What follows belongs to an exercise in optimizing a design on an open flow for small area; a production flow would make more cautious choices. Function was checked by simulation only, so behaviour that the tests miss may differ from the original.

==> flow/run.sh <==
#!/bin/bash
# synth_recipe.tcl (not shown) runs the flow's synth.tcl, then flattens the netlist and writes it again
# the make line also repeats each setting of config.mk as NAME=value (left out here)
make -C /OpenROAD-flow-scripts/flow DESIGN_CONFIG=/design/flow/config.mk WORK_HOME=/design/flow/orfs CLKGATE_MAP_FILE= SYNTH_SCRIPT=/design/flow/synth_recipe.tcl finish
==> flow/config.mk <==
export PLATFORM = sky130hd
export DESIGN_NAME = post_cir_cordic
export DESIGN_NICKNAME = post_cir_cordic
export VERILOG_FILES = /design/flow/design.v
export SDC_FILE = /design/flow/constraint.sdc
export NUM_CORES = 4
export LEC_CHECK = 0
export CAP_MARGIN = 20
export CORE_MARGIN = 2
export CORE_UTILIZATION = 40
export PLACE_DENSITY = 0.6
export SLEW_MARGIN = 20
==> flow/constraint.sdc <==
create_clock -name core_clock -period 5.0 [get_ports {clk}]
set_input_delay 1.0000 -clock core_clock [delete_from_list [all_inputs] [get_ports {clk}]]
set_output_delay 1.0000 -clock core_clock [all_outputs]
set_load 0.01 [all_outputs]
==> flow/design.v <==
module post_cir_cordic (
  input      [16:0]   data_in,
  output     [15:0]   sin_out,
  output     [15:0]   cos_out,
  input               clk,
  input               reset
);
  wire       [16:0]   pre_cir_cordic_1_alpha;
  wire       [1:0]    pre_cir_cordic_1_flag;
  wire       [1:0]    cir_cordic_calculate_1_flag_out;
  wire       [15:0]   cir_cordic_calculate_1_my_sin;
  wire       [15:0]   cir_cordic_calculate_1_my_cos;
  reg        [15:0]   sin_temp;
  reg        [15:0]   cos_temp;
  wire       [15:0]   zero;
  pre_cir_cordic pre_cir_cordic_1 (
    .data_in    (data_in                 ),  
    .alpha      (pre_cir_cordic_1_alpha  ),  
    .flag       (pre_cir_cordic_1_flag   ),  
    .clk        (clk                     ),  
    .reset      (reset                   )   
  );
  cir_cordic_calculate cir_cordic_calculate_1 (
    .alpha_in    (pre_cir_cordic_1_alpha           ),  
    .flag_in     (pre_cir_cordic_1_flag            ),  
    .flag_out    (cir_cordic_calculate_1_flag_out  ),  
    .my_sin      (cir_cordic_calculate_1_my_sin    ),  
    .my_cos      (cir_cordic_calculate_1_my_cos    ),  
    .clk         (clk                              ),  
    .reset       (reset                            )   
  );
  assign zero = 16'h0;
  assign sin_out = sin_temp;
  assign cos_out = cos_temp;
  always @(posedge clk) begin
    case(cir_cordic_calculate_1_flag_out)
      2'b10 : begin
        sin_temp <= cir_cordic_calculate_1_my_sin;
        cos_temp <= ($signed(zero) - $signed(cir_cordic_calculate_1_my_cos));
      end
      2'b11 : begin
        sin_temp <= cir_cordic_calculate_1_my_sin;
        cos_temp <= ($signed(zero) - $signed(cir_cordic_calculate_1_my_cos));
      end
      default : begin
        sin_temp <= cir_cordic_calculate_1_my_sin;
        cos_temp <= cir_cordic_calculate_1_my_cos;
      end
    endcase
  end
endmodule
module cir_cordic_calculate (
  input      [16:0]   alpha_in,
  input      [1:0]    flag_in,
  output     [1:0]    flag_out,
  output     [15:0]   my_sin,
  output     [15:0]   my_cos,
  input               clk,
  input               reset
);
  wire       [16:0]   _zz_when_SinTest_l82;
  wire       [16:0]   _zz_when_SinTest_l82_1;
  wire       [16:0]   _zz_Xi_temp_2;
  wire       [16:0]   _zz_Xi_temp_2_1;
  wire       [16:0]   _zz_Xi_temp_2_2;
  wire       [16:0]   _zz_Yi_temp_2;
  wire       [16:0]   _zz_Yi_temp_2_1;
  wire       [16:0]   _zz_Yi_temp_2_2;
  wire       [16:0]   _zz_Xi_temp_2_3;
  wire       [16:0]   _zz_Xi_temp_2_4;
  wire       [16:0]   _zz_Xi_temp_2_5;
  wire       [16:0]   _zz_Yi_temp_2_3;
  wire       [16:0]   _zz_Yi_temp_2_4;
  wire       [16:0]   _zz_Yi_temp_2_5;
  wire       [16:0]   _zz_when_SinTest_l82_2;
  wire       [17:0]   _zz_Xi_temp_3;
  wire       [17:0]   _zz_Xi_temp_3_1;
  wire       [17:0]   _zz_Xi_temp_3_2;
  wire       [17:0]   _zz_Yi_temp_3;
  wire       [17:0]   _zz_Yi_temp_3_1;
  wire       [17:0]   _zz_Yi_temp_3_2;
  wire       [17:0]   _zz_Xi_temp_3_3;
  wire       [17:0]   _zz_Xi_temp_3_4;
  wire       [17:0]   _zz_Xi_temp_3_5;
  wire       [17:0]   _zz_Yi_temp_3_3;
  wire       [17:0]   _zz_Yi_temp_3_4;
  wire       [17:0]   _zz_Yi_temp_3_5;
  wire       [16:0]   _zz_when_SinTest_l82_3;
  wire       [18:0]   _zz_Xi_temp_4;
  wire       [18:0]   _zz_Xi_temp_4_1;
  wire       [18:0]   _zz_Xi_temp_4_2;
  wire       [18:0]   _zz_Yi_temp_4;
  wire       [18:0]   _zz_Yi_temp_4_1;
  wire       [18:0]   _zz_Yi_temp_4_2;
  wire       [18:0]   _zz_Xi_temp_4_3;
  wire       [18:0]   _zz_Xi_temp_4_4;
  wire       [18:0]   _zz_Xi_temp_4_5;
  wire       [18:0]   _zz_Yi_temp_4_3;
  wire       [18:0]   _zz_Yi_temp_4_4;
  wire       [18:0]   _zz_Yi_temp_4_5;
  wire       [16:0]   _zz_when_SinTest_l82_4;
  wire       [19:0]   _zz_Xi_temp_5;
  wire       [19:0]   _zz_Xi_temp_5_1;
  wire       [19:0]   _zz_Xi_temp_5_2;
  wire       [19:0]   _zz_Yi_temp_5;
  wire       [19:0]   _zz_Yi_temp_5_1;
  wire       [19:0]   _zz_Yi_temp_5_2;
  wire       [19:0]   _zz_Xi_temp_5_3;
  wire       [19:0]   _zz_Xi_temp_5_4;
  wire       [19:0]   _zz_Xi_temp_5_5;
  wire       [19:0]   _zz_Yi_temp_5_3;
  wire       [19:0]   _zz_Yi_temp_5_4;
  wire       [19:0]   _zz_Yi_temp_5_5;
  wire       [16:0]   _zz_when_SinTest_l82_5;
  wire       [20:0]   _zz_Xi_temp_6;
  wire       [20:0]   _zz_Xi_temp_6_1;
  wire       [20:0]   _zz_Xi_temp_6_2;
  wire       [20:0]   _zz_Yi_temp_6;
  wire       [20:0]   _zz_Yi_temp_6_1;
  wire       [20:0]   _zz_Yi_temp_6_2;
  wire       [20:0]   _zz_Xi_temp_6_3;
  wire       [20:0]   _zz_Xi_temp_6_4;
  wire       [20:0]   _zz_Xi_temp_6_5;
  wire       [20:0]   _zz_Yi_temp_6_3;
  wire       [20:0]   _zz_Yi_temp_6_4;
  wire       [20:0]   _zz_Yi_temp_6_5;
  wire       [16:0]   _zz_when_SinTest_l82_6;
  wire       [21:0]   _zz_Xi_temp_7;
  wire       [21:0]   _zz_Xi_temp_7_1;
  wire       [21:0]   _zz_Xi_temp_7_2;
  wire       [21:0]   _zz_Yi_temp_7;
  wire       [21:0]   _zz_Yi_temp_7_1;
  wire       [21:0]   _zz_Yi_temp_7_2;
  wire       [21:0]   _zz_Xi_temp_7_3;
  wire       [21:0]   _zz_Xi_temp_7_4;
  wire       [21:0]   _zz_Xi_temp_7_5;
  wire       [21:0]   _zz_Yi_temp_7_3;
  wire       [21:0]   _zz_Yi_temp_7_4;
  wire       [21:0]   _zz_Yi_temp_7_5;
  wire       [16:0]   _zz_when_SinTest_l82_7;
  wire       [22:0]   _zz_Xi_temp_8;
  wire       [22:0]   _zz_Xi_temp_8_1;
  wire       [22:0]   _zz_Xi_temp_8_2;
  wire       [22:0]   _zz_Yi_temp_8;
  wire       [22:0]   _zz_Yi_temp_8_1;
  wire       [22:0]   _zz_Yi_temp_8_2;
  wire       [22:0]   _zz_Xi_temp_8_3;
  wire       [22:0]   _zz_Xi_temp_8_4;
  wire       [22:0]   _zz_Xi_temp_8_5;
  wire       [22:0]   _zz_Yi_temp_8_3;
  wire       [22:0]   _zz_Yi_temp_8_4;
  wire       [22:0]   _zz_Yi_temp_8_5;
  wire       [16:0]   _zz_when_SinTest_l82_8;
  wire       [23:0]   _zz_Xi_temp_9;
  wire       [23:0]   _zz_Xi_temp_9_1;
  wire       [23:0]   _zz_Xi_temp_9_2;
  wire       [23:0]   _zz_Yi_temp_9;
  wire       [23:0]   _zz_Yi_temp_9_1;
  wire       [23:0]   _zz_Yi_temp_9_2;
  wire       [23:0]   _zz_Xi_temp_9_3;
  wire       [23:0]   _zz_Xi_temp_9_4;
  wire       [23:0]   _zz_Xi_temp_9_5;
  wire       [23:0]   _zz_Yi_temp_9_3;
  wire       [23:0]   _zz_Yi_temp_9_4;
  wire       [23:0]   _zz_Yi_temp_9_5;
  wire       [16:0]   _zz_when_SinTest_l82_9;
  wire       [24:0]   _zz_Xi_temp_10;
  wire       [24:0]   _zz_Xi_temp_10_1;
  wire       [24:0]   _zz_Xi_temp_10_2;
  wire       [24:0]   _zz_Yi_temp_10;
  wire       [24:0]   _zz_Yi_temp_10_1;
  wire       [24:0]   _zz_Yi_temp_10_2;
  wire       [24:0]   _zz_Xi_temp_10_3;
  wire       [24:0]   _zz_Xi_temp_10_4;
  wire       [24:0]   _zz_Xi_temp_10_5;
  wire       [24:0]   _zz_Yi_temp_10_3;
  wire       [24:0]   _zz_Yi_temp_10_4;
  wire       [24:0]   _zz_Yi_temp_10_5;
  wire       [16:0]   _zz_when_SinTest_l82_10;
  wire       [25:0]   _zz_Xi_temp_11;
  wire       [25:0]   _zz_Xi_temp_11_1;
  wire       [25:0]   _zz_Xi_temp_11_2;
  wire       [25:0]   _zz_Yi_temp_11;
  wire       [25:0]   _zz_Yi_temp_11_1;
  wire       [25:0]   _zz_Yi_temp_11_2;
  wire       [25:0]   _zz_Xi_temp_11_3;
  wire       [25:0]   _zz_Xi_temp_11_4;
  wire       [25:0]   _zz_Xi_temp_11_5;
  wire       [25:0]   _zz_Yi_temp_11_3;
  wire       [25:0]   _zz_Yi_temp_11_4;
  wire       [25:0]   _zz_Yi_temp_11_5;
  wire       [16:0]   _zz_when_SinTest_l82_11;
  wire       [26:0]   _zz_Xi_temp_12;
  wire       [26:0]   _zz_Xi_temp_12_1;
  wire       [26:0]   _zz_Xi_temp_12_2;
  wire       [26:0]   _zz_Yi_temp_12;
  wire       [26:0]   _zz_Yi_temp_12_1;
  wire       [26:0]   _zz_Yi_temp_12_2;
  wire       [26:0]   _zz_Xi_temp_12_3;
  wire       [26:0]   _zz_Xi_temp_12_4;
  wire       [26:0]   _zz_Xi_temp_12_5;
  wire       [26:0]   _zz_Yi_temp_12_3;
  wire       [26:0]   _zz_Yi_temp_12_4;
  wire       [26:0]   _zz_Yi_temp_12_5;
  wire       [16:0]   _zz_when_SinTest_l82_12;
  wire       [27:0]   _zz_Xi_temp_13;
  wire       [27:0]   _zz_Xi_temp_13_1;
  wire       [27:0]   _zz_Xi_temp_13_2;
  wire       [27:0]   _zz_Yi_temp_13;
  wire       [27:0]   _zz_Yi_temp_13_1;
  wire       [27:0]   _zz_Yi_temp_13_2;
  wire       [27:0]   _zz_Xi_temp_13_3;
  wire       [27:0]   _zz_Xi_temp_13_4;
  wire       [27:0]   _zz_Xi_temp_13_5;
  wire       [27:0]   _zz_Yi_temp_13_3;
  wire       [27:0]   _zz_Yi_temp_13_4;
  wire       [27:0]   _zz_Yi_temp_13_5;
  wire       [16:0]   _zz_when_SinTest_l82_13;
  wire       [28:0]   _zz_Xi_temp_14;
  wire       [28:0]   _zz_Xi_temp_14_1;
  wire       [28:0]   _zz_Xi_temp_14_2;
  wire       [28:0]   _zz_Yi_temp_14;
  wire       [28:0]   _zz_Yi_temp_14_1;
  wire       [28:0]   _zz_Yi_temp_14_2;
  wire       [28:0]   _zz_Xi_temp_14_3;
  wire       [28:0]   _zz_Xi_temp_14_4;
  wire       [28:0]   _zz_Xi_temp_14_5;
  wire       [28:0]   _zz_Yi_temp_14_3;
  wire       [28:0]   _zz_Yi_temp_14_4;
  wire       [28:0]   _zz_Yi_temp_14_5;
  reg        [15:0]   Xi_temp_0;
  reg        [15:0]   Xi_temp_1;
  reg        [15:0]   Xi_temp_2;
  reg        [15:0]   Xi_temp_3;
  reg        [15:0]   Xi_temp_4;
  reg        [15:0]   Xi_temp_5;
  reg        [15:0]   Xi_temp_6;
  reg        [15:0]   Xi_temp_7;
  reg        [15:0]   Xi_temp_8;
  reg        [15:0]   Xi_temp_9;
  reg        [15:0]   Xi_temp_10;
  reg        [15:0]   Xi_temp_11;
  reg        [15:0]   Xi_temp_12;
  reg        [15:0]   Xi_temp_13;
  reg        [15:0]   Xi_temp_14;
  reg        [15:0]   Yi_temp_0;
  reg        [15:0]   Yi_temp_1;
  reg        [15:0]   Yi_temp_2;
  reg        [15:0]   Yi_temp_3;
  reg        [15:0]   Yi_temp_4;
  reg        [15:0]   Yi_temp_5;
  reg        [15:0]   Yi_temp_6;
  reg        [15:0]   Yi_temp_7;
  reg        [15:0]   Yi_temp_8;
  reg        [15:0]   Yi_temp_9;
  reg        [15:0]   Yi_temp_10;
  reg        [15:0]   Yi_temp_11;
  reg        [15:0]   Yi_temp_12;
  reg        [15:0]   Yi_temp_13;
  reg        [15:0]   Yi_temp_14;
  reg        [16:0]   Zi_temp_0;
  reg        [16:0]   Zi_temp_1;
  reg        [16:0]   Zi_temp_2;
  reg        [16:0]   Zi_temp_3;
  reg        [16:0]   Zi_temp_4;
  reg        [16:0]   Zi_temp_5;
  reg        [16:0]   Zi_temp_6;
  reg        [16:0]   Zi_temp_7;
  reg        [16:0]   Zi_temp_8;
  reg        [16:0]   Zi_temp_9;
  reg        [16:0]   Zi_temp_10;
  reg        [16:0]   Zi_temp_11;
  reg        [16:0]   Zi_temp_12;
  reg        [16:0]   Zi_temp_13;
  reg        [16:0]   Zi_temp_14;
  reg        [1:0]    flag_temp_0;
  reg        [1:0]    flag_temp_1;
  reg        [1:0]    flag_temp_2;
  reg        [1:0]    flag_temp_3;
  reg        [1:0]    flag_temp_4;
  reg        [1:0]    flag_temp_5;
  reg        [1:0]    flag_temp_6;
  reg        [1:0]    flag_temp_7;
  reg        [1:0]    flag_temp_8;
  reg        [1:0]    flag_temp_9;
  reg        [1:0]    flag_temp_10;
  reg        [1:0]    flag_temp_11;
  reg        [1:0]    flag_temp_12;
  reg        [1:0]    flag_temp_13;
  reg        [1:0]    flag_temp_14;
  wire       [16:0]   myarctan_0;
  wire       [16:0]   myarctan_1;
  wire       [16:0]   myarctan_2;
  wire       [16:0]   myarctan_3;
  wire       [16:0]   myarctan_4;
  wire       [16:0]   myarctan_5;
  wire       [16:0]   myarctan_6;
  wire       [16:0]   myarctan_7;
  wire       [16:0]   myarctan_8;
  wire       [16:0]   myarctan_9;
  wire       [16:0]   myarctan_10;
  wire       [16:0]   myarctan_11;
  wire       [16:0]   myarctan_12;
  wire       [16:0]   myarctan_13;
  wire       [16:0]   myarctan_14;
  wire                when_SinTest_l82;
  wire                when_SinTest_l82_1;
  wire                when_SinTest_l82_2;
  wire                when_SinTest_l82_3;
  wire                when_SinTest_l82_4;
  wire                when_SinTest_l82_5;
  wire                when_SinTest_l82_6;
  wire                when_SinTest_l82_7;
  wire                when_SinTest_l82_8;
  wire                when_SinTest_l82_9;
  wire                when_SinTest_l82_10;
  wire                when_SinTest_l82_11;
  wire                when_SinTest_l82_12;
  wire                when_SinTest_l82_13;
  assign _zz_when_SinTest_l82 = 17'h0;
  assign _zz_when_SinTest_l82_1 = 17'h0;
  assign _zz_Xi_temp_2 = ($signed(_zz_Xi_temp_2_1) - $signed(_zz_Xi_temp_2_2));
  assign _zz_Xi_temp_2_1 = ({1'd0,Xi_temp_1} <<< 1);
  assign _zz_Xi_temp_2_2 = {{1{Yi_temp_1[15]}}, Yi_temp_1};
  assign _zz_Yi_temp_2 = ($signed(_zz_Yi_temp_2_1) + $signed(_zz_Yi_temp_2_2));
  assign _zz_Yi_temp_2_1 = ({1'd0,Yi_temp_1} <<< 1);
  assign _zz_Yi_temp_2_2 = {{1{Xi_temp_1[15]}}, Xi_temp_1};
  assign _zz_Xi_temp_2_3 = ($signed(_zz_Xi_temp_2_4) + $signed(_zz_Xi_temp_2_5));
  assign _zz_Xi_temp_2_4 = ({1'd0,Xi_temp_1} <<< 1);
  assign _zz_Xi_temp_2_5 = {{1{Yi_temp_1[15]}}, Yi_temp_1};
  assign _zz_Yi_temp_2_3 = ($signed(_zz_Yi_temp_2_4) - $signed(_zz_Yi_temp_2_5));
  assign _zz_Yi_temp_2_4 = ({1'd0,Yi_temp_1} <<< 1);
  assign _zz_Yi_temp_2_5 = {{1{Xi_temp_1[15]}}, Xi_temp_1};
  assign _zz_when_SinTest_l82_2 = 17'h0;
  assign _zz_Xi_temp_3 = ($signed(_zz_Xi_temp_3_1) - $signed(_zz_Xi_temp_3_2));
  assign _zz_Xi_temp_3_1 = ({2'd0,Xi_temp_2} <<< 2);
  assign _zz_Xi_temp_3_2 = {{2{Yi_temp_2[15]}}, Yi_temp_2};
  assign _zz_Yi_temp_3 = ($signed(_zz_Yi_temp_3_1) + $signed(_zz_Yi_temp_3_2));
  assign _zz_Yi_temp_3_1 = ({2'd0,Yi_temp_2} <<< 2);
  assign _zz_Yi_temp_3_2 = {{2{Xi_temp_2[15]}}, Xi_temp_2};
  assign _zz_Xi_temp_3_3 = ($signed(_zz_Xi_temp_3_4) + $signed(_zz_Xi_temp_3_5));
  assign _zz_Xi_temp_3_4 = ({2'd0,Xi_temp_2} <<< 2);
  assign _zz_Xi_temp_3_5 = {{2{Yi_temp_2[15]}}, Yi_temp_2};
  assign _zz_Yi_temp_3_3 = ($signed(_zz_Yi_temp_3_4) - $signed(_zz_Yi_temp_3_5));
  assign _zz_Yi_temp_3_4 = ({2'd0,Yi_temp_2} <<< 2);
  assign _zz_Yi_temp_3_5 = {{2{Xi_temp_2[15]}}, Xi_temp_2};
  assign _zz_when_SinTest_l82_3 = 17'h0;
  assign _zz_Xi_temp_4 = ($signed(_zz_Xi_temp_4_1) - $signed(_zz_Xi_temp_4_2));
  assign _zz_Xi_temp_4_1 = ({3'd0,Xi_temp_3} <<< 3);
  assign _zz_Xi_temp_4_2 = {{3{Yi_temp_3[15]}}, Yi_temp_3};
  assign _zz_Yi_temp_4 = ($signed(_zz_Yi_temp_4_1) + $signed(_zz_Yi_temp_4_2));
  assign _zz_Yi_temp_4_1 = ({3'd0,Yi_temp_3} <<< 3);
  assign _zz_Yi_temp_4_2 = {{3{Xi_temp_3[15]}}, Xi_temp_3};
  assign _zz_Xi_temp_4_3 = ($signed(_zz_Xi_temp_4_4) + $signed(_zz_Xi_temp_4_5));
  assign _zz_Xi_temp_4_4 = ({3'd0,Xi_temp_3} <<< 3);
  assign _zz_Xi_temp_4_5 = {{3{Yi_temp_3[15]}}, Yi_temp_3};
  assign _zz_Yi_temp_4_3 = ($signed(_zz_Yi_temp_4_4) - $signed(_zz_Yi_temp_4_5));
  assign _zz_Yi_temp_4_4 = ({3'd0,Yi_temp_3} <<< 3);
  assign _zz_Yi_temp_4_5 = {{3{Xi_temp_3[15]}}, Xi_temp_3};
  assign _zz_when_SinTest_l82_4 = 17'h0;
  assign _zz_Xi_temp_5 = ($signed(_zz_Xi_temp_5_1) - $signed(_zz_Xi_temp_5_2));
  assign _zz_Xi_temp_5_1 = ({4'd0,Xi_temp_4} <<< 4);
  assign _zz_Xi_temp_5_2 = {{4{Yi_temp_4[15]}}, Yi_temp_4};
  assign _zz_Yi_temp_5 = ($signed(_zz_Yi_temp_5_1) + $signed(_zz_Yi_temp_5_2));
  assign _zz_Yi_temp_5_1 = ({4'd0,Yi_temp_4} <<< 4);
  assign _zz_Yi_temp_5_2 = {{4{Xi_temp_4[15]}}, Xi_temp_4};
  assign _zz_Xi_temp_5_3 = ($signed(_zz_Xi_temp_5_4) + $signed(_zz_Xi_temp_5_5));
  assign _zz_Xi_temp_5_4 = ({4'd0,Xi_temp_4} <<< 4);
  assign _zz_Xi_temp_5_5 = {{4{Yi_temp_4[15]}}, Yi_temp_4};
  assign _zz_Yi_temp_5_3 = ($signed(_zz_Yi_temp_5_4) - $signed(_zz_Yi_temp_5_5));
  assign _zz_Yi_temp_5_4 = ({4'd0,Yi_temp_4} <<< 4);
  assign _zz_Yi_temp_5_5 = {{4{Xi_temp_4[15]}}, Xi_temp_4};
  assign _zz_when_SinTest_l82_5 = 17'h0;
  assign _zz_Xi_temp_6 = ($signed(_zz_Xi_temp_6_1) - $signed(_zz_Xi_temp_6_2));
  assign _zz_Xi_temp_6_1 = ({5'd0,Xi_temp_5} <<< 5);
  assign _zz_Xi_temp_6_2 = {{5{Yi_temp_5[15]}}, Yi_temp_5};
  assign _zz_Yi_temp_6 = ($signed(_zz_Yi_temp_6_1) + $signed(_zz_Yi_temp_6_2));
  assign _zz_Yi_temp_6_1 = ({5'd0,Yi_temp_5} <<< 5);
  assign _zz_Yi_temp_6_2 = {{5{Xi_temp_5[15]}}, Xi_temp_5};
  assign _zz_Xi_temp_6_3 = ($signed(_zz_Xi_temp_6_4) + $signed(_zz_Xi_temp_6_5));
  assign _zz_Xi_temp_6_4 = ({5'd0,Xi_temp_5} <<< 5);
  assign _zz_Xi_temp_6_5 = {{5{Yi_temp_5[15]}}, Yi_temp_5};
  assign _zz_Yi_temp_6_3 = ($signed(_zz_Yi_temp_6_4) - $signed(_zz_Yi_temp_6_5));
  assign _zz_Yi_temp_6_4 = ({5'd0,Yi_temp_5} <<< 5);
  assign _zz_Yi_temp_6_5 = {{5{Xi_temp_5[15]}}, Xi_temp_5};
  assign _zz_when_SinTest_l82_6 = 17'h0;
  assign _zz_Xi_temp_7 = ($signed(_zz_Xi_temp_7_1) - $signed(_zz_Xi_temp_7_2));
  assign _zz_Xi_temp_7_1 = ({6'd0,Xi_temp_6} <<< 6);
  assign _zz_Xi_temp_7_2 = {{6{Yi_temp_6[15]}}, Yi_temp_6};
  assign _zz_Yi_temp_7 = ($signed(_zz_Yi_temp_7_1) + $signed(_zz_Yi_temp_7_2));
  assign _zz_Yi_temp_7_1 = ({6'd0,Yi_temp_6} <<< 6);
  assign _zz_Yi_temp_7_2 = {{6{Xi_temp_6[15]}}, Xi_temp_6};
  assign _zz_Xi_temp_7_3 = ($signed(_zz_Xi_temp_7_4) + $signed(_zz_Xi_temp_7_5));
  assign _zz_Xi_temp_7_4 = ({6'd0,Xi_temp_6} <<< 6);
  assign _zz_Xi_temp_7_5 = {{6{Yi_temp_6[15]}}, Yi_temp_6};
  assign _zz_Yi_temp_7_3 = ($signed(_zz_Yi_temp_7_4) - $signed(_zz_Yi_temp_7_5));
  assign _zz_Yi_temp_7_4 = ({6'd0,Yi_temp_6} <<< 6);
  assign _zz_Yi_temp_7_5 = {{6{Xi_temp_6[15]}}, Xi_temp_6};
  assign _zz_when_SinTest_l82_7 = 17'h0;
  assign _zz_Xi_temp_8 = ($signed(_zz_Xi_temp_8_1) - $signed(_zz_Xi_temp_8_2));
  assign _zz_Xi_temp_8_1 = ({7'd0,Xi_temp_7} <<< 7);
  assign _zz_Xi_temp_8_2 = {{7{Yi_temp_7[15]}}, Yi_temp_7};
  assign _zz_Yi_temp_8 = ($signed(_zz_Yi_temp_8_1) + $signed(_zz_Yi_temp_8_2));
  assign _zz_Yi_temp_8_1 = ({7'd0,Yi_temp_7} <<< 7);
  assign _zz_Yi_temp_8_2 = {{7{Xi_temp_7[15]}}, Xi_temp_7};
  assign _zz_Xi_temp_8_3 = ($signed(_zz_Xi_temp_8_4) + $signed(_zz_Xi_temp_8_5));
  assign _zz_Xi_temp_8_4 = ({7'd0,Xi_temp_7} <<< 7);
  assign _zz_Xi_temp_8_5 = {{7{Yi_temp_7[15]}}, Yi_temp_7};
  assign _zz_Yi_temp_8_3 = ($signed(_zz_Yi_temp_8_4) - $signed(_zz_Yi_temp_8_5));
  assign _zz_Yi_temp_8_4 = ({7'd0,Yi_temp_7} <<< 7);
  assign _zz_Yi_temp_8_5 = {{7{Xi_temp_7[15]}}, Xi_temp_7};
  assign _zz_when_SinTest_l82_8 = 17'h0;
  assign _zz_Xi_temp_9 = ($signed(_zz_Xi_temp_9_1) - $signed(_zz_Xi_temp_9_2));
  assign _zz_Xi_temp_9_1 = ({8'd0,Xi_temp_8} <<< 8);
  assign _zz_Xi_temp_9_2 = {{8{Yi_temp_8[15]}}, Yi_temp_8};
  assign _zz_Yi_temp_9 = ($signed(_zz_Yi_temp_9_1) + $signed(_zz_Yi_temp_9_2));
  assign _zz_Yi_temp_9_1 = ({8'd0,Yi_temp_8} <<< 8);
  assign _zz_Yi_temp_9_2 = {{8{Xi_temp_8[15]}}, Xi_temp_8};
  assign _zz_Xi_temp_9_3 = ($signed(_zz_Xi_temp_9_4) + $signed(_zz_Xi_temp_9_5));
  assign _zz_Xi_temp_9_4 = ({8'd0,Xi_temp_8} <<< 8);
  assign _zz_Xi_temp_9_5 = {{8{Yi_temp_8[15]}}, Yi_temp_8};
  assign _zz_Yi_temp_9_3 = ($signed(_zz_Yi_temp_9_4) - $signed(_zz_Yi_temp_9_5));
  assign _zz_Yi_temp_9_4 = ({8'd0,Yi_temp_8} <<< 8);
  assign _zz_Yi_temp_9_5 = {{8{Xi_temp_8[15]}}, Xi_temp_8};
  assign _zz_when_SinTest_l82_9 = 17'h0;
  assign _zz_Xi_temp_10 = ($signed(_zz_Xi_temp_10_1) - $signed(_zz_Xi_temp_10_2));
  assign _zz_Xi_temp_10_1 = ({9'd0,Xi_temp_9} <<< 9);
  assign _zz_Xi_temp_10_2 = {{9{Yi_temp_9[15]}}, Yi_temp_9};
  assign _zz_Yi_temp_10 = ($signed(_zz_Yi_temp_10_1) + $signed(_zz_Yi_temp_10_2));
  assign _zz_Yi_temp_10_1 = ({9'd0,Yi_temp_9} <<< 9);
  assign _zz_Yi_temp_10_2 = {{9{Xi_temp_9[15]}}, Xi_temp_9};
  assign _zz_Xi_temp_10_3 = ($signed(_zz_Xi_temp_10_4) + $signed(_zz_Xi_temp_10_5));
  assign _zz_Xi_temp_10_4 = ({9'd0,Xi_temp_9} <<< 9);
  assign _zz_Xi_temp_10_5 = {{9{Yi_temp_9[15]}}, Yi_temp_9};
  assign _zz_Yi_temp_10_3 = ($signed(_zz_Yi_temp_10_4) - $signed(_zz_Yi_temp_10_5));
  assign _zz_Yi_temp_10_4 = ({9'd0,Yi_temp_9} <<< 9);
  assign _zz_Yi_temp_10_5 = {{9{Xi_temp_9[15]}}, Xi_temp_9};
  assign _zz_when_SinTest_l82_10 = 17'h0;
  assign _zz_Xi_temp_11 = ($signed(_zz_Xi_temp_11_1) - $signed(_zz_Xi_temp_11_2));
  assign _zz_Xi_temp_11_1 = ({10'd0,Xi_temp_10} <<< 10);
  assign _zz_Xi_temp_11_2 = {{10{Yi_temp_10[15]}}, Yi_temp_10};
  assign _zz_Yi_temp_11 = ($signed(_zz_Yi_temp_11_1) + $signed(_zz_Yi_temp_11_2));
  assign _zz_Yi_temp_11_1 = ({10'd0,Yi_temp_10} <<< 10);
  assign _zz_Yi_temp_11_2 = {{10{Xi_temp_10[15]}}, Xi_temp_10};
  assign _zz_Xi_temp_11_3 = ($signed(_zz_Xi_temp_11_4) + $signed(_zz_Xi_temp_11_5));
  assign _zz_Xi_temp_11_4 = ({10'd0,Xi_temp_10} <<< 10);
  assign _zz_Xi_temp_11_5 = {{10{Yi_temp_10[15]}}, Yi_temp_10};
  assign _zz_Yi_temp_11_3 = ($signed(_zz_Yi_temp_11_4) - $signed(_zz_Yi_temp_11_5));
  assign _zz_Yi_temp_11_4 = ({10'd0,Yi_temp_10} <<< 10);
  assign _zz_Yi_temp_11_5 = {{10{Xi_temp_10[15]}}, Xi_temp_10};
  assign _zz_when_SinTest_l82_11 = 17'h0;
  assign _zz_Xi_temp_12 = ($signed(_zz_Xi_temp_12_1) - $signed(_zz_Xi_temp_12_2));
  assign _zz_Xi_temp_12_1 = ({11'd0,Xi_temp_11} <<< 11);
  assign _zz_Xi_temp_12_2 = {{11{Yi_temp_11[15]}}, Yi_temp_11};
  assign _zz_Yi_temp_12 = ($signed(_zz_Yi_temp_12_1) + $signed(_zz_Yi_temp_12_2));
  assign _zz_Yi_temp_12_1 = ({11'd0,Yi_temp_11} <<< 11);
  assign _zz_Yi_temp_12_2 = {{11{Xi_temp_11[15]}}, Xi_temp_11};
  assign _zz_Xi_temp_12_3 = ($signed(_zz_Xi_temp_12_4) + $signed(_zz_Xi_temp_12_5));
  assign _zz_Xi_temp_12_4 = ({11'd0,Xi_temp_11} <<< 11);
  assign _zz_Xi_temp_12_5 = {{11{Yi_temp_11[15]}}, Yi_temp_11};
  assign _zz_Yi_temp_12_3 = ($signed(_zz_Yi_temp_12_4) - $signed(_zz_Yi_temp_12_5));
  assign _zz_Yi_temp_12_4 = ({11'd0,Yi_temp_11} <<< 11);
  assign _zz_Yi_temp_12_5 = {{11{Xi_temp_11[15]}}, Xi_temp_11};
  assign _zz_when_SinTest_l82_12 = 17'h0;
  assign _zz_Xi_temp_13 = ($signed(_zz_Xi_temp_13_1) - $signed(_zz_Xi_temp_13_2));
  assign _zz_Xi_temp_13_1 = ({12'd0,Xi_temp_12} <<< 12);
  assign _zz_Xi_temp_13_2 = {{12{Yi_temp_12[15]}}, Yi_temp_12};
  assign _zz_Yi_temp_13 = ($signed(_zz_Yi_temp_13_1) + $signed(_zz_Yi_temp_13_2));
  assign _zz_Yi_temp_13_1 = ({12'd0,Yi_temp_12} <<< 12);
  assign _zz_Yi_temp_13_2 = {{12{Xi_temp_12[15]}}, Xi_temp_12};
  assign _zz_Xi_temp_13_3 = ($signed(_zz_Xi_temp_13_4) + $signed(_zz_Xi_temp_13_5));
  assign _zz_Xi_temp_13_4 = ({12'd0,Xi_temp_12} <<< 12);
  assign _zz_Xi_temp_13_5 = {{12{Yi_temp_12[15]}}, Yi_temp_12};
  assign _zz_Yi_temp_13_3 = ($signed(_zz_Yi_temp_13_4) - $signed(_zz_Yi_temp_13_5));
  assign _zz_Yi_temp_13_4 = ({12'd0,Yi_temp_12} <<< 12);
  assign _zz_Yi_temp_13_5 = {{12{Xi_temp_12[15]}}, Xi_temp_12};
  assign _zz_when_SinTest_l82_13 = 17'h0;
  assign _zz_Xi_temp_14 = ($signed(_zz_Xi_temp_14_1) - $signed(_zz_Xi_temp_14_2));
  assign _zz_Xi_temp_14_1 = ({13'd0,Xi_temp_13} <<< 13);
  assign _zz_Xi_temp_14_2 = {{13{Yi_temp_13[15]}}, Yi_temp_13};
  assign _zz_Yi_temp_14 = ($signed(_zz_Yi_temp_14_1) + $signed(_zz_Yi_temp_14_2));
  assign _zz_Yi_temp_14_1 = ({13'd0,Yi_temp_13} <<< 13);
  assign _zz_Yi_temp_14_2 = {{13{Xi_temp_13[15]}}, Xi_temp_13};
  assign _zz_Xi_temp_14_3 = ($signed(_zz_Xi_temp_14_4) + $signed(_zz_Xi_temp_14_5));
  assign _zz_Xi_temp_14_4 = ({13'd0,Xi_temp_13} <<< 13);
  assign _zz_Xi_temp_14_5 = {{13{Yi_temp_13[15]}}, Yi_temp_13};
  assign _zz_Yi_temp_14_3 = ($signed(_zz_Yi_temp_14_4) - $signed(_zz_Yi_temp_14_5));
  assign _zz_Yi_temp_14_4 = ({13'd0,Yi_temp_13} <<< 13);
  assign _zz_Yi_temp_14_5 = {{13{Xi_temp_13[15]}}, Xi_temp_13};
  assign myarctan_0 = 17'h03243;
  assign myarctan_1 = 17'h01dac;
  assign myarctan_2 = 17'h00fad;
  assign myarctan_3 = 17'h007f5;
  assign myarctan_4 = 17'h003fe;
  assign myarctan_5 = 17'h001ff;
  assign myarctan_6 = 17'h000ff;
  assign myarctan_7 = 17'h0007f;
  assign myarctan_8 = 17'h0003f;
  assign myarctan_9 = 17'h0001f;
  assign myarctan_10 = 17'h0000f;
  assign myarctan_11 = 17'h00008;
  assign myarctan_12 = 17'h00003;
  assign myarctan_13 = 17'h00002;
  assign myarctan_14 = 17'h0;
  assign when_SinTest_l82 = ($signed(_zz_when_SinTest_l82) <= $signed(Zi_temp_0));
  assign when_SinTest_l82_1 = ($signed(_zz_when_SinTest_l82_1) <= $signed(Zi_temp_1));
  assign when_SinTest_l82_2 = ($signed(_zz_when_SinTest_l82_2) <= $signed(Zi_temp_2));
  assign when_SinTest_l82_3 = ($signed(_zz_when_SinTest_l82_3) <= $signed(Zi_temp_3));
  assign when_SinTest_l82_4 = ($signed(_zz_when_SinTest_l82_4) <= $signed(Zi_temp_4));
  assign when_SinTest_l82_5 = ($signed(_zz_when_SinTest_l82_5) <= $signed(Zi_temp_5));
  assign when_SinTest_l82_6 = ($signed(_zz_when_SinTest_l82_6) <= $signed(Zi_temp_6));
  assign when_SinTest_l82_7 = ($signed(_zz_when_SinTest_l82_7) <= $signed(Zi_temp_7));
  assign when_SinTest_l82_8 = ($signed(_zz_when_SinTest_l82_8) <= $signed(Zi_temp_8));
  assign when_SinTest_l82_9 = ($signed(_zz_when_SinTest_l82_9) <= $signed(Zi_temp_9));
  assign when_SinTest_l82_10 = ($signed(_zz_when_SinTest_l82_10) <= $signed(Zi_temp_10));
  assign when_SinTest_l82_11 = ($signed(_zz_when_SinTest_l82_11) <= $signed(Zi_temp_11));
  assign when_SinTest_l82_12 = ($signed(_zz_when_SinTest_l82_12) <= $signed(Zi_temp_12));
  assign when_SinTest_l82_13 = ($signed(_zz_when_SinTest_l82_13) <= $signed(Zi_temp_13));
  assign my_sin = Yi_temp_14;
  assign my_cos = Xi_temp_14;
  assign flag_out = flag_temp_14;
  always @(posedge clk) begin
    Xi_temp_0 <= 16'h26dd;
    Yi_temp_0 <= 16'h0;
    Zi_temp_0 <= alpha_in;
    flag_temp_0 <= flag_in;
    if(when_SinTest_l82) begin
      Xi_temp_1 <= ($signed(Xi_temp_0) - $signed(Yi_temp_0));
      Yi_temp_1 <= ($signed(Yi_temp_0) + $signed(Xi_temp_0));
      Zi_temp_1 <= ($signed(Zi_temp_0) - $signed(myarctan_0));
    end else begin
      Xi_temp_1 <= ($signed(Xi_temp_0) + $signed(Yi_temp_0));
      Yi_temp_1 <= ($signed(Yi_temp_0) - $signed(Xi_temp_0));
      Zi_temp_1 <= ($signed(Zi_temp_0) + $signed(myarctan_0));
    end
    flag_temp_1 <= flag_temp_0;
    if(when_SinTest_l82_1) begin
      Xi_temp_2 <= (_zz_Xi_temp_2 >>> 1);
      Yi_temp_2 <= (_zz_Yi_temp_2 >>> 1);
      Zi_temp_2 <= ($signed(Zi_temp_1) - $signed(myarctan_1));
    end else begin
      Xi_temp_2 <= (_zz_Xi_temp_2_3 >>> 1);
      Yi_temp_2 <= (_zz_Yi_temp_2_3 >>> 1);
      Zi_temp_2 <= ($signed(Zi_temp_1) + $signed(myarctan_1));
    end
    flag_temp_2 <= flag_temp_1;
    if(when_SinTest_l82_2) begin
      Xi_temp_3 <= (_zz_Xi_temp_3 >>> 2);
      Yi_temp_3 <= (_zz_Yi_temp_3 >>> 2);
      Zi_temp_3 <= ($signed(Zi_temp_2) - $signed(myarctan_2));
    end else begin
      Xi_temp_3 <= (_zz_Xi_temp_3_3 >>> 2);
      Yi_temp_3 <= (_zz_Yi_temp_3_3 >>> 2);
      Zi_temp_3 <= ($signed(Zi_temp_2) + $signed(myarctan_2));
    end
    flag_temp_3 <= flag_temp_2;
    if(when_SinTest_l82_3) begin
      Xi_temp_4 <= (_zz_Xi_temp_4 >>> 3);
      Yi_temp_4 <= (_zz_Yi_temp_4 >>> 3);
      Zi_temp_4 <= ($signed(Zi_temp_3) - $signed(myarctan_3));
    end else begin
      Xi_temp_4 <= (_zz_Xi_temp_4_3 >>> 3);
      Yi_temp_4 <= (_zz_Yi_temp_4_3 >>> 3);
      Zi_temp_4 <= ($signed(Zi_temp_3) + $signed(myarctan_3));
    end
    flag_temp_4 <= flag_temp_3;
    if(when_SinTest_l82_4) begin
      Xi_temp_5 <= (_zz_Xi_temp_5 >>> 4);
      Yi_temp_5 <= (_zz_Yi_temp_5 >>> 4);
      Zi_temp_5 <= ($signed(Zi_temp_4) - $signed(myarctan_4));
    end else begin
      Xi_temp_5 <= (_zz_Xi_temp_5_3 >>> 4);
      Yi_temp_5 <= (_zz_Yi_temp_5_3 >>> 4);
      Zi_temp_5 <= ($signed(Zi_temp_4) + $signed(myarctan_4));
    end
    flag_temp_5 <= flag_temp_4;
    if(when_SinTest_l82_5) begin
      Xi_temp_6 <= (_zz_Xi_temp_6 >>> 5);
      Yi_temp_6 <= (_zz_Yi_temp_6 >>> 5);
      Zi_temp_6 <= ($signed(Zi_temp_5) - $signed(myarctan_5));
    end else begin
      Xi_temp_6 <= (_zz_Xi_temp_6_3 >>> 5);
      Yi_temp_6 <= (_zz_Yi_temp_6_3 >>> 5);
      Zi_temp_6 <= ($signed(Zi_temp_5) + $signed(myarctan_5));
    end
    flag_temp_6 <= flag_temp_5;
    if(when_SinTest_l82_6) begin
      Xi_temp_7 <= (_zz_Xi_temp_7 >>> 6);
      Yi_temp_7 <= (_zz_Yi_temp_7 >>> 6);
      Zi_temp_7 <= ($signed(Zi_temp_6) - $signed(myarctan_6));
    end else begin
      Xi_temp_7 <= (_zz_Xi_temp_7_3 >>> 6);
      Yi_temp_7 <= (_zz_Yi_temp_7_3 >>> 6);
      Zi_temp_7 <= ($signed(Zi_temp_6) + $signed(myarctan_6));
    end
    flag_temp_7 <= flag_temp_6;
    if(when_SinTest_l82_7) begin
      Xi_temp_8 <= (_zz_Xi_temp_8 >>> 7);
      Yi_temp_8 <= (_zz_Yi_temp_8 >>> 7);
      Zi_temp_8 <= ($signed(Zi_temp_7) - $signed(myarctan_7));
    end else begin
      Xi_temp_8 <= (_zz_Xi_temp_8_3 >>> 7);
      Yi_temp_8 <= (_zz_Yi_temp_8_3 >>> 7);
      Zi_temp_8 <= ($signed(Zi_temp_7) + $signed(myarctan_7));
    end
    flag_temp_8 <= flag_temp_7;
    if(when_SinTest_l82_8) begin
      Xi_temp_9 <= (_zz_Xi_temp_9 >>> 8);
      Yi_temp_9 <= (_zz_Yi_temp_9 >>> 8);
      Zi_temp_9 <= ($signed(Zi_temp_8) - $signed(myarctan_8));
    end else begin
      Xi_temp_9 <= (_zz_Xi_temp_9_3 >>> 8);
      Yi_temp_9 <= (_zz_Yi_temp_9_3 >>> 8);
      Zi_temp_9 <= ($signed(Zi_temp_8) + $signed(myarctan_8));
    end
    flag_temp_9 <= flag_temp_8;
    if(when_SinTest_l82_9) begin
      Xi_temp_10 <= (_zz_Xi_temp_10 >>> 9);
      Yi_temp_10 <= (_zz_Yi_temp_10 >>> 9);
      Zi_temp_10 <= ($signed(Zi_temp_9) - $signed(myarctan_9));
    end else begin
      Xi_temp_10 <= (_zz_Xi_temp_10_3 >>> 9);
      Yi_temp_10 <= (_zz_Yi_temp_10_3 >>> 9);
      Zi_temp_10 <= ($signed(Zi_temp_9) + $signed(myarctan_9));
    end
    flag_temp_10 <= flag_temp_9;
    if(when_SinTest_l82_10) begin
      Xi_temp_11 <= (_zz_Xi_temp_11 >>> 10);
      Yi_temp_11 <= (_zz_Yi_temp_11 >>> 10);
      Zi_temp_11 <= ($signed(Zi_temp_10) - $signed(myarctan_10));
    end else begin
      Xi_temp_11 <= (_zz_Xi_temp_11_3 >>> 10);
      Yi_temp_11 <= (_zz_Yi_temp_11_3 >>> 10);
      Zi_temp_11 <= ($signed(Zi_temp_10) + $signed(myarctan_10));
    end
    flag_temp_11 <= flag_temp_10;
    if(when_SinTest_l82_11) begin
      Xi_temp_12 <= (_zz_Xi_temp_12 >>> 11);
      Yi_temp_12 <= (_zz_Yi_temp_12 >>> 11);
      Zi_temp_12 <= ($signed(Zi_temp_11) - $signed(myarctan_11));
    end else begin
      Xi_temp_12 <= (_zz_Xi_temp_12_3 >>> 11);
      Yi_temp_12 <= (_zz_Yi_temp_12_3 >>> 11);
      Zi_temp_12 <= ($signed(Zi_temp_11) + $signed(myarctan_11));
    end
    flag_temp_12 <= flag_temp_11;
    if(when_SinTest_l82_12) begin
      Xi_temp_13 <= (_zz_Xi_temp_13 >>> 12);
      Yi_temp_13 <= (_zz_Yi_temp_13 >>> 12);
      Zi_temp_13 <= ($signed(Zi_temp_12) - $signed(myarctan_12));
    end else begin
      Xi_temp_13 <= (_zz_Xi_temp_13_3 >>> 12);
      Yi_temp_13 <= (_zz_Yi_temp_13_3 >>> 12);
      Zi_temp_13 <= ($signed(Zi_temp_12) + $signed(myarctan_12));
    end
    flag_temp_13 <= flag_temp_12;
    if(when_SinTest_l82_13) begin
      Xi_temp_14 <= (_zz_Xi_temp_14 >>> 13);
      Yi_temp_14 <= (_zz_Yi_temp_14 >>> 13);
      Zi_temp_14 <= ($signed(Zi_temp_13) - $signed(myarctan_13));
    end else begin
      Xi_temp_14 <= (_zz_Xi_temp_14_3 >>> 13);
      Yi_temp_14 <= (_zz_Yi_temp_14_3 >>> 13);
      Zi_temp_14 <= ($signed(Zi_temp_13) + $signed(myarctan_13));
    end
    flag_temp_14 <= flag_temp_13;
  end
endmodule
module pre_cir_cordic (
  input      [16:0]   data_in,
  output     [16:0]   alpha,
  output     [1:0]    flag,
  input               clk,
  input               reset
);
  wire       [16:0]   _zz_when_SinTest_l33;
  reg        [16:0]   compare_data;
  reg        [16:0]   zero;
  reg        [16:0]   input_data;
  reg        [16:0]   temp;
  reg        [16:0]   Pi_data;
  reg        [16:0]   NgPi_data;
  reg        [1:0]    flag_temp;
  wire                when_SinTest_l30;
  wire                when_SinTest_l33;
  assign _zz_when_SinTest_l33 = ($signed(zero) - $signed(compare_data));
  assign when_SinTest_l30 = ($signed(compare_data) < $signed(input_data));
  assign when_SinTest_l33 = ($signed(input_data) < $signed(_zz_when_SinTest_l33));
  assign alpha = temp;
  assign flag = flag_temp;
  always @(posedge clk) begin
    compare_data <= 17'h06487;
    zero <= 17'h0;
    input_data <= data_in;
    Pi_data <= 17'h0c90f;
    NgPi_data <= 17'h136f1;
    if(when_SinTest_l30) begin
      temp <= ($signed(Pi_data) - $signed(input_data));
      flag_temp <= 2'b10;
    end else begin
      if(when_SinTest_l33) begin
        temp <= ($signed(NgPi_data) - $signed(input_data));
        flag_temp <= 2'b11;
      end else begin
        temp <= input_data;
        flag_temp <= 2'b00;
      end
    end
  end
endmodule
==> flow_metrics.tcl <==
set metrics [dict create \
    root_buffer "clkbuf_16" \
    io_buffers 49 \
    antenna_found_initial 0 \
    grt_usage_pct 18.3 \
    yosys.area_share.adder_pct 22.6 \
    die_x_um 376 \
    required_ps 5650 \
    yosysWarnings 3 \
    syn_avg_cell_area_sq_um 8.62 \
    fp-row-count 136 \
    synth_top_family_by_area "adder cells" \
    diodes 0 \
    final_core_util_pct 44.3 \
    crit_buf_inv 1 \
    postCtsHoldBufs 0 \
    path_cells "nor4_1, and4_1, ha_1, a21boi_1, or3_1, inv_2, ha_1, a21o_1, a21oi_1, nor2b_1, o41ai_1, o21ai_1, o41a_1, a21o_1, a21oi_1, xnor2_1" \
    critPathSlowestCell "nor4_1" \
    hold_path.class "register to register" \
    path_clk_slew_ps 60 \
    grt_pass1_vias 43100 \
    worstSetupPathType "register to register" \
    max_slew_margin_pct 32.8 \
    synth_seq_cells 731 \
    wire_per_inst_um 15.8 \
    grt_max_degree 50 \
    clockBufferDepth 3 \
    grt_overflow 0 \
    finalCriticalPeriod_ps 4290 \
    setup_viol_count_final 0 \
    drtAntennaViolNets 0 \
    fillCellCount 13300 \
    insertion_delay_ps 720 \
    dp.cells 8142 \
    die_area_sq_um 141000 \
    setup.worst_path.start_class "register" \
    post_cts_buffers 0 \
    hold_ws_ps 295 \
    synth-simple-area-share_pct 14.7 \
    ys_types 104 \
    skew_ps 43.3 \
    core_area_sq_um 137000 \
    synth_compound_area_share_pct 20.4 \
    synth-xor-area-share_pct 9.76 \
    cp_top_family "compound AO/OA/AOI/OAI gates" \
    hold_viol 0 \
    cts_buffers 88 \
    rsz0062_at_grt "no" \
    cts_max_level 3 \
    max_cap_viol_count 0 \
    synth_nets 7414 \
    period_share_pct 85.8 \
    outcome "timing/DRC/antenna clean" \
    cpPeakStageDelay_ps 400 \
    slew_violations 0 \
    syn_area_sq_um 55300 \
    worstPathArrival_ps 4940 \
    drtPass1Iterations 8 \
    yosys_most_used_dff "dfxtp_1" \
    synth_edf_count 0 \
    ioPinCount 51 \
    fin_cells 8304 \
    crit_fanout 7 \
    clock-sinks 731 \
    tns_ps 0 \
    start_util_pct 40.3 \
    first_iter_violations 2518 \
    worstSetupEndpointType "register" \
    area_growth_syn_to_layout_pct 9.89 \
]
registers in the layout (all words and copies together), names as in the netlist, 17 cells and up:
signal	flops
cir_cordic_calculate_1.Zi_temp_6	17
cir_cordic_calculate_1.Zi_temp_7	17
cir_cordic_calculate_1.Zi_temp_13	17
cir_cordic_calculate_1.Zi_temp_4	17
pre_cir_cordic_1.input_data	17
cir_cordic_calculate_1.Zi_temp_9	17
cir_cordic_calculate_1.Zi_temp_3	17
cir_cordic_calculate_1.Zi_temp_5	17
cir_cordic_calculate_1.Zi_temp_10	17
cir_cordic_calculate_1.Zi_temp_0	17
cir_cordic_calculate_1.Zi_temp_11	17
cir_cordic_calculate_1.Zi_temp_8	17
cir_cordic_calculate_1.Zi_temp_12	17
cir_cordic_calculate_1.Zi_temp_1	17
cir_cordic_calculate_1.Zi_temp_2	17
pre_cir_cordic_1.temp	17
cell families (layout without fill, tap and decap cells):
kind of cell               Yosys count  after routing
AOI/OAI and AO/OA                 1704           1704
xor gates and xnor gates           617            617
adders and majority gates          976            976
buffers and inverters              704            795
DFF                                731            731
muxes                               65             65
other                                1              1
and+or+nand+nor                   1621           1621
cell type report:
type	instances	area (sq um)	area share, %
tap	1794	2240	3.69
timing repair buffer	83	746	1.23
sequential	731	14600	24.1
multi-input combinational	4984	38000	62.5
clock buffer	116	2450	4.02
clock inverter	46	642	1.06
inverter	550	2060	3.39
synthesized netlist by cell type (20+ instances only):
cell type	n	area share, %
inv_1	541	3.7
xor2_1	141	2.2
nand4_1	25	0.28
buf_1	26	0.18
a221oi_1	20	0.32
o21a_1	33	0.45
o41ai_1	36	0.57
or2_2	21	0.24
nor3_1	194	1.8
and4_1	21	0.33
fa_1	41	1.5
o211ai_1	20	0.27
a21o_1	139	1.9
o21ai_0	261	2.4
a31oi_1	77	0.87
a21oi_1	532	4.8
o21ai_1	52	0.47
nand2_1	242	1.6
nand2b_1	86	0.97
clkbuf_1	91	0.62
a211o_1	22	0.35
nor4_1	99	1.1
o22ai_1	30	0.34
mux2i_1	61	1.1
ha_1	935	21
and3_1	69	0.78
dfxtp_1	731	26
buf_2	36	0.33
nor2_1	489	3.3
a211oi_1	50	0.68
xnor2_1	476	7.5
nor2b_1	76	0.86
o31ai_1	55	0.75
o21bai_1	106	1.4
or3_1	83	0.94
nand3_1	126	1.1
worst paths after layout:
check / end / depth (start not counted) / start / slack (ps)
max: cir_cordic_calculate_1.Zi_temp_7[14] / 16 / cir_cordic_calculate_1.Zi_temp_6[15] / 710
min: sin_temp[0] / 0 / cir_cordic_calculate_1.Yi_temp_14[0] / 300
max reg2reg: cir_cordic_calculate_1.Zi_temp_7[14] / 16 / cir_cordic_calculate_1.Zi_temp_6[15] / 710
min reg2reg: sin_temp[0] / 0 / cir_cordic_calculate_1.Yi_temp_14[0] / 300
layout by cell type, fill, tap and decap left out, types with 19 or more instances in the layout:
cell type,count
nand2b_1,85
nor4_1,99
a211o_1,22
nor2b_1,75
o41ai_1,36
nand3_1,126
buf_4,34
nand4_1,25
ha_1,935
dfxtp_1,731
a21o_1,139
or3_1,83
a221oi_1,20
o22ai_1,30
and3_1,69
xnor2_1,476
inv_1,541
nor2_1,489
and2_1,19
mux2i_1,60
a31o_2,19
nand2_1,242
a31oi_1,77
fa_1,41
clkdlybuf4s50_1,49
nor3_1,194
o31ai_1,55
and4_1,21
o21ai_0,261
xor2_1,141
a211oi_1,50
o21bai_1,106
o21a_1,33
o211ai_1,20
o21ai_1,52
a21oi_1,532
or2_2,21
clkbuf_16,88
through the flow:
stage / worst slack, ps / instance area (sq um)
2_1_floorplan: 404 / 55300
3_3_place_gp: 742 / 57700
3_5_place_dp: 652 / 57700
4_1_cts: 658 / 60800
5_1_grt: 281 / 60800
6_report: 708 / 60800
layer usage:
metal  global-route usage [%]  part of all wire, %
met5                        0                    0
met4                     6.63                  3.5
met3                     2.50                  3.4
met2                     31.0                   46
met1                     23.6                   47
**Signal wires on met1**

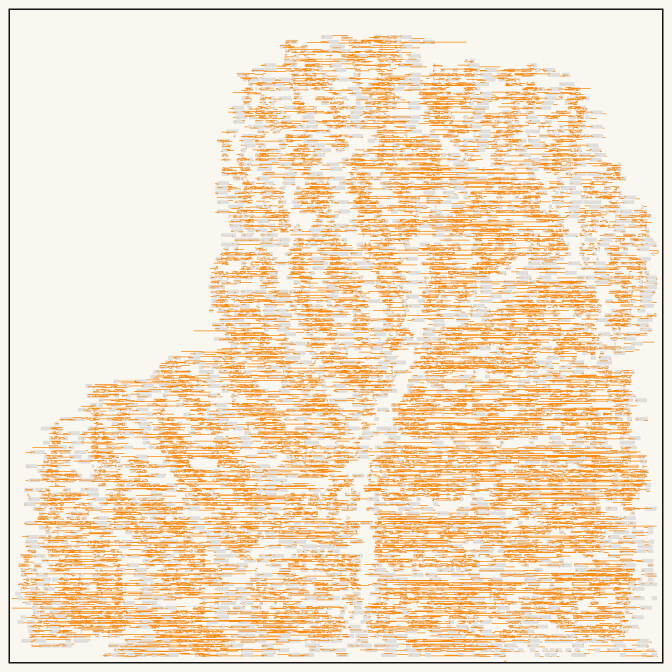
6820 nets have wire on it. The longest straight run is 62.6 um. The wires run mostly horizontal.
M1 GR Usage: 23.6%
Vias: 44500

**M2 wires**

Bar = 100 um.
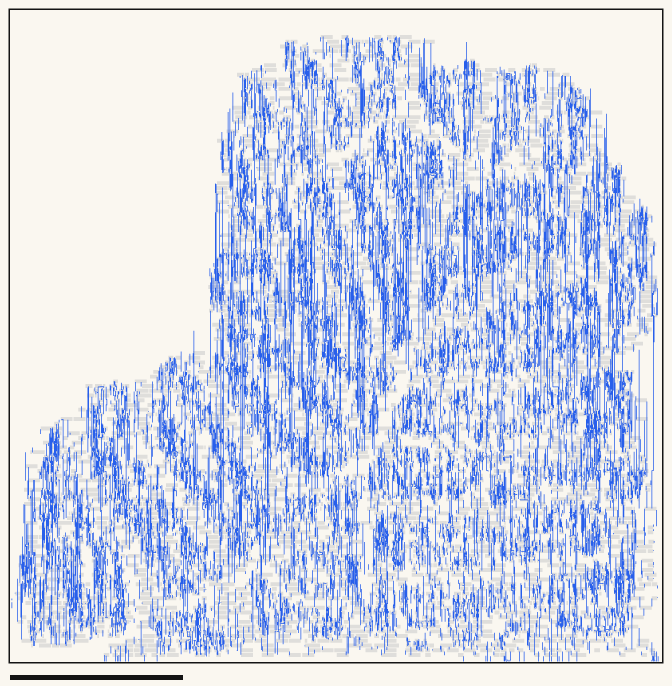
The longest straight run is 113 um. The layer holds 46% of the routed length. The layer carries 60.2 mm of wire.
grt met2 use: 31.0%
Routed Wire Length: 131000 um

**Met3 routing**

Bar = 100 um.
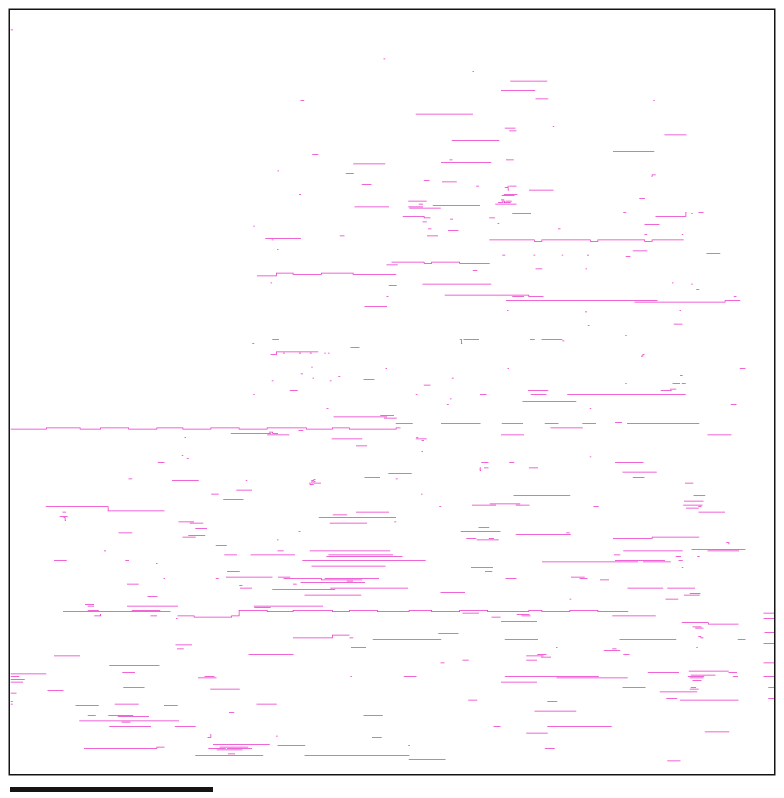
The layer holds 3.4% of the routed length. 266 nets have wire on it. The longest straight run is 74.3 um. The wires run mostly horizontal. The layer carries 4420 um of wire.
met3 usage: 2.50%

**Signal wires on met4**

Bar = 100 um.
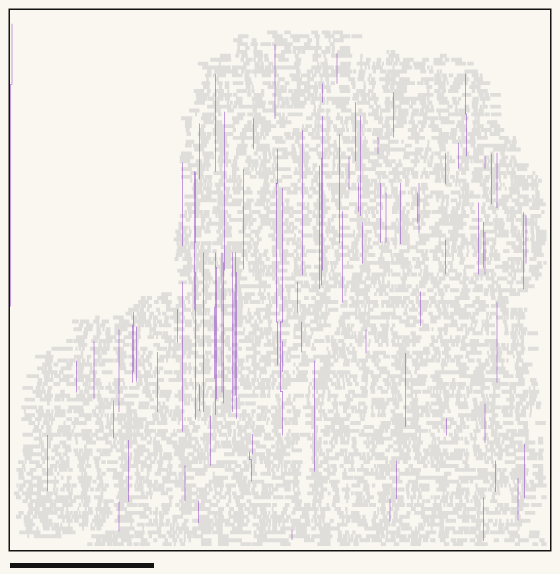
The wires run mostly vertical. The longest straight run is 155 um. The layer holds 3.6% of the routed length.

[what the ideal ports hide]
The flow's constraints put no driver on any port. The routed layout listed below was extracted and timed again, unchanged, in two steps. Step 1 (the two cells are an assumption about what drives the block):
set clk [get_ports {clk}]
set_driving_cell -lib_cell sky130_fd_sc_hd__clkbuf_16 $clk
set_driving_cell -lib_cell sky130_fd_sc_hd__buf_2 [delete_from_list [all_inputs] $clk]
Step 2 adds t to the input delays and takes it off the output delays; t is the mean of the earliest and latest rising clock arrival at the registers after step 1. Input paths then give back, and output paths get back, about the clock's delay inside the block. Three values: no drivers, after step 1, after step 2; two values: the first two.
shift t [ns]: 0.768
setup WS [ns]: 0.708 / 0.708 / 0.708
worst data-port slew with drivers (ns): 0.05
After both steps setup and hold are still met in this run. The setup slack of this run moves by 0.000 ns with the drivers and by 0.000 ns with both steps.
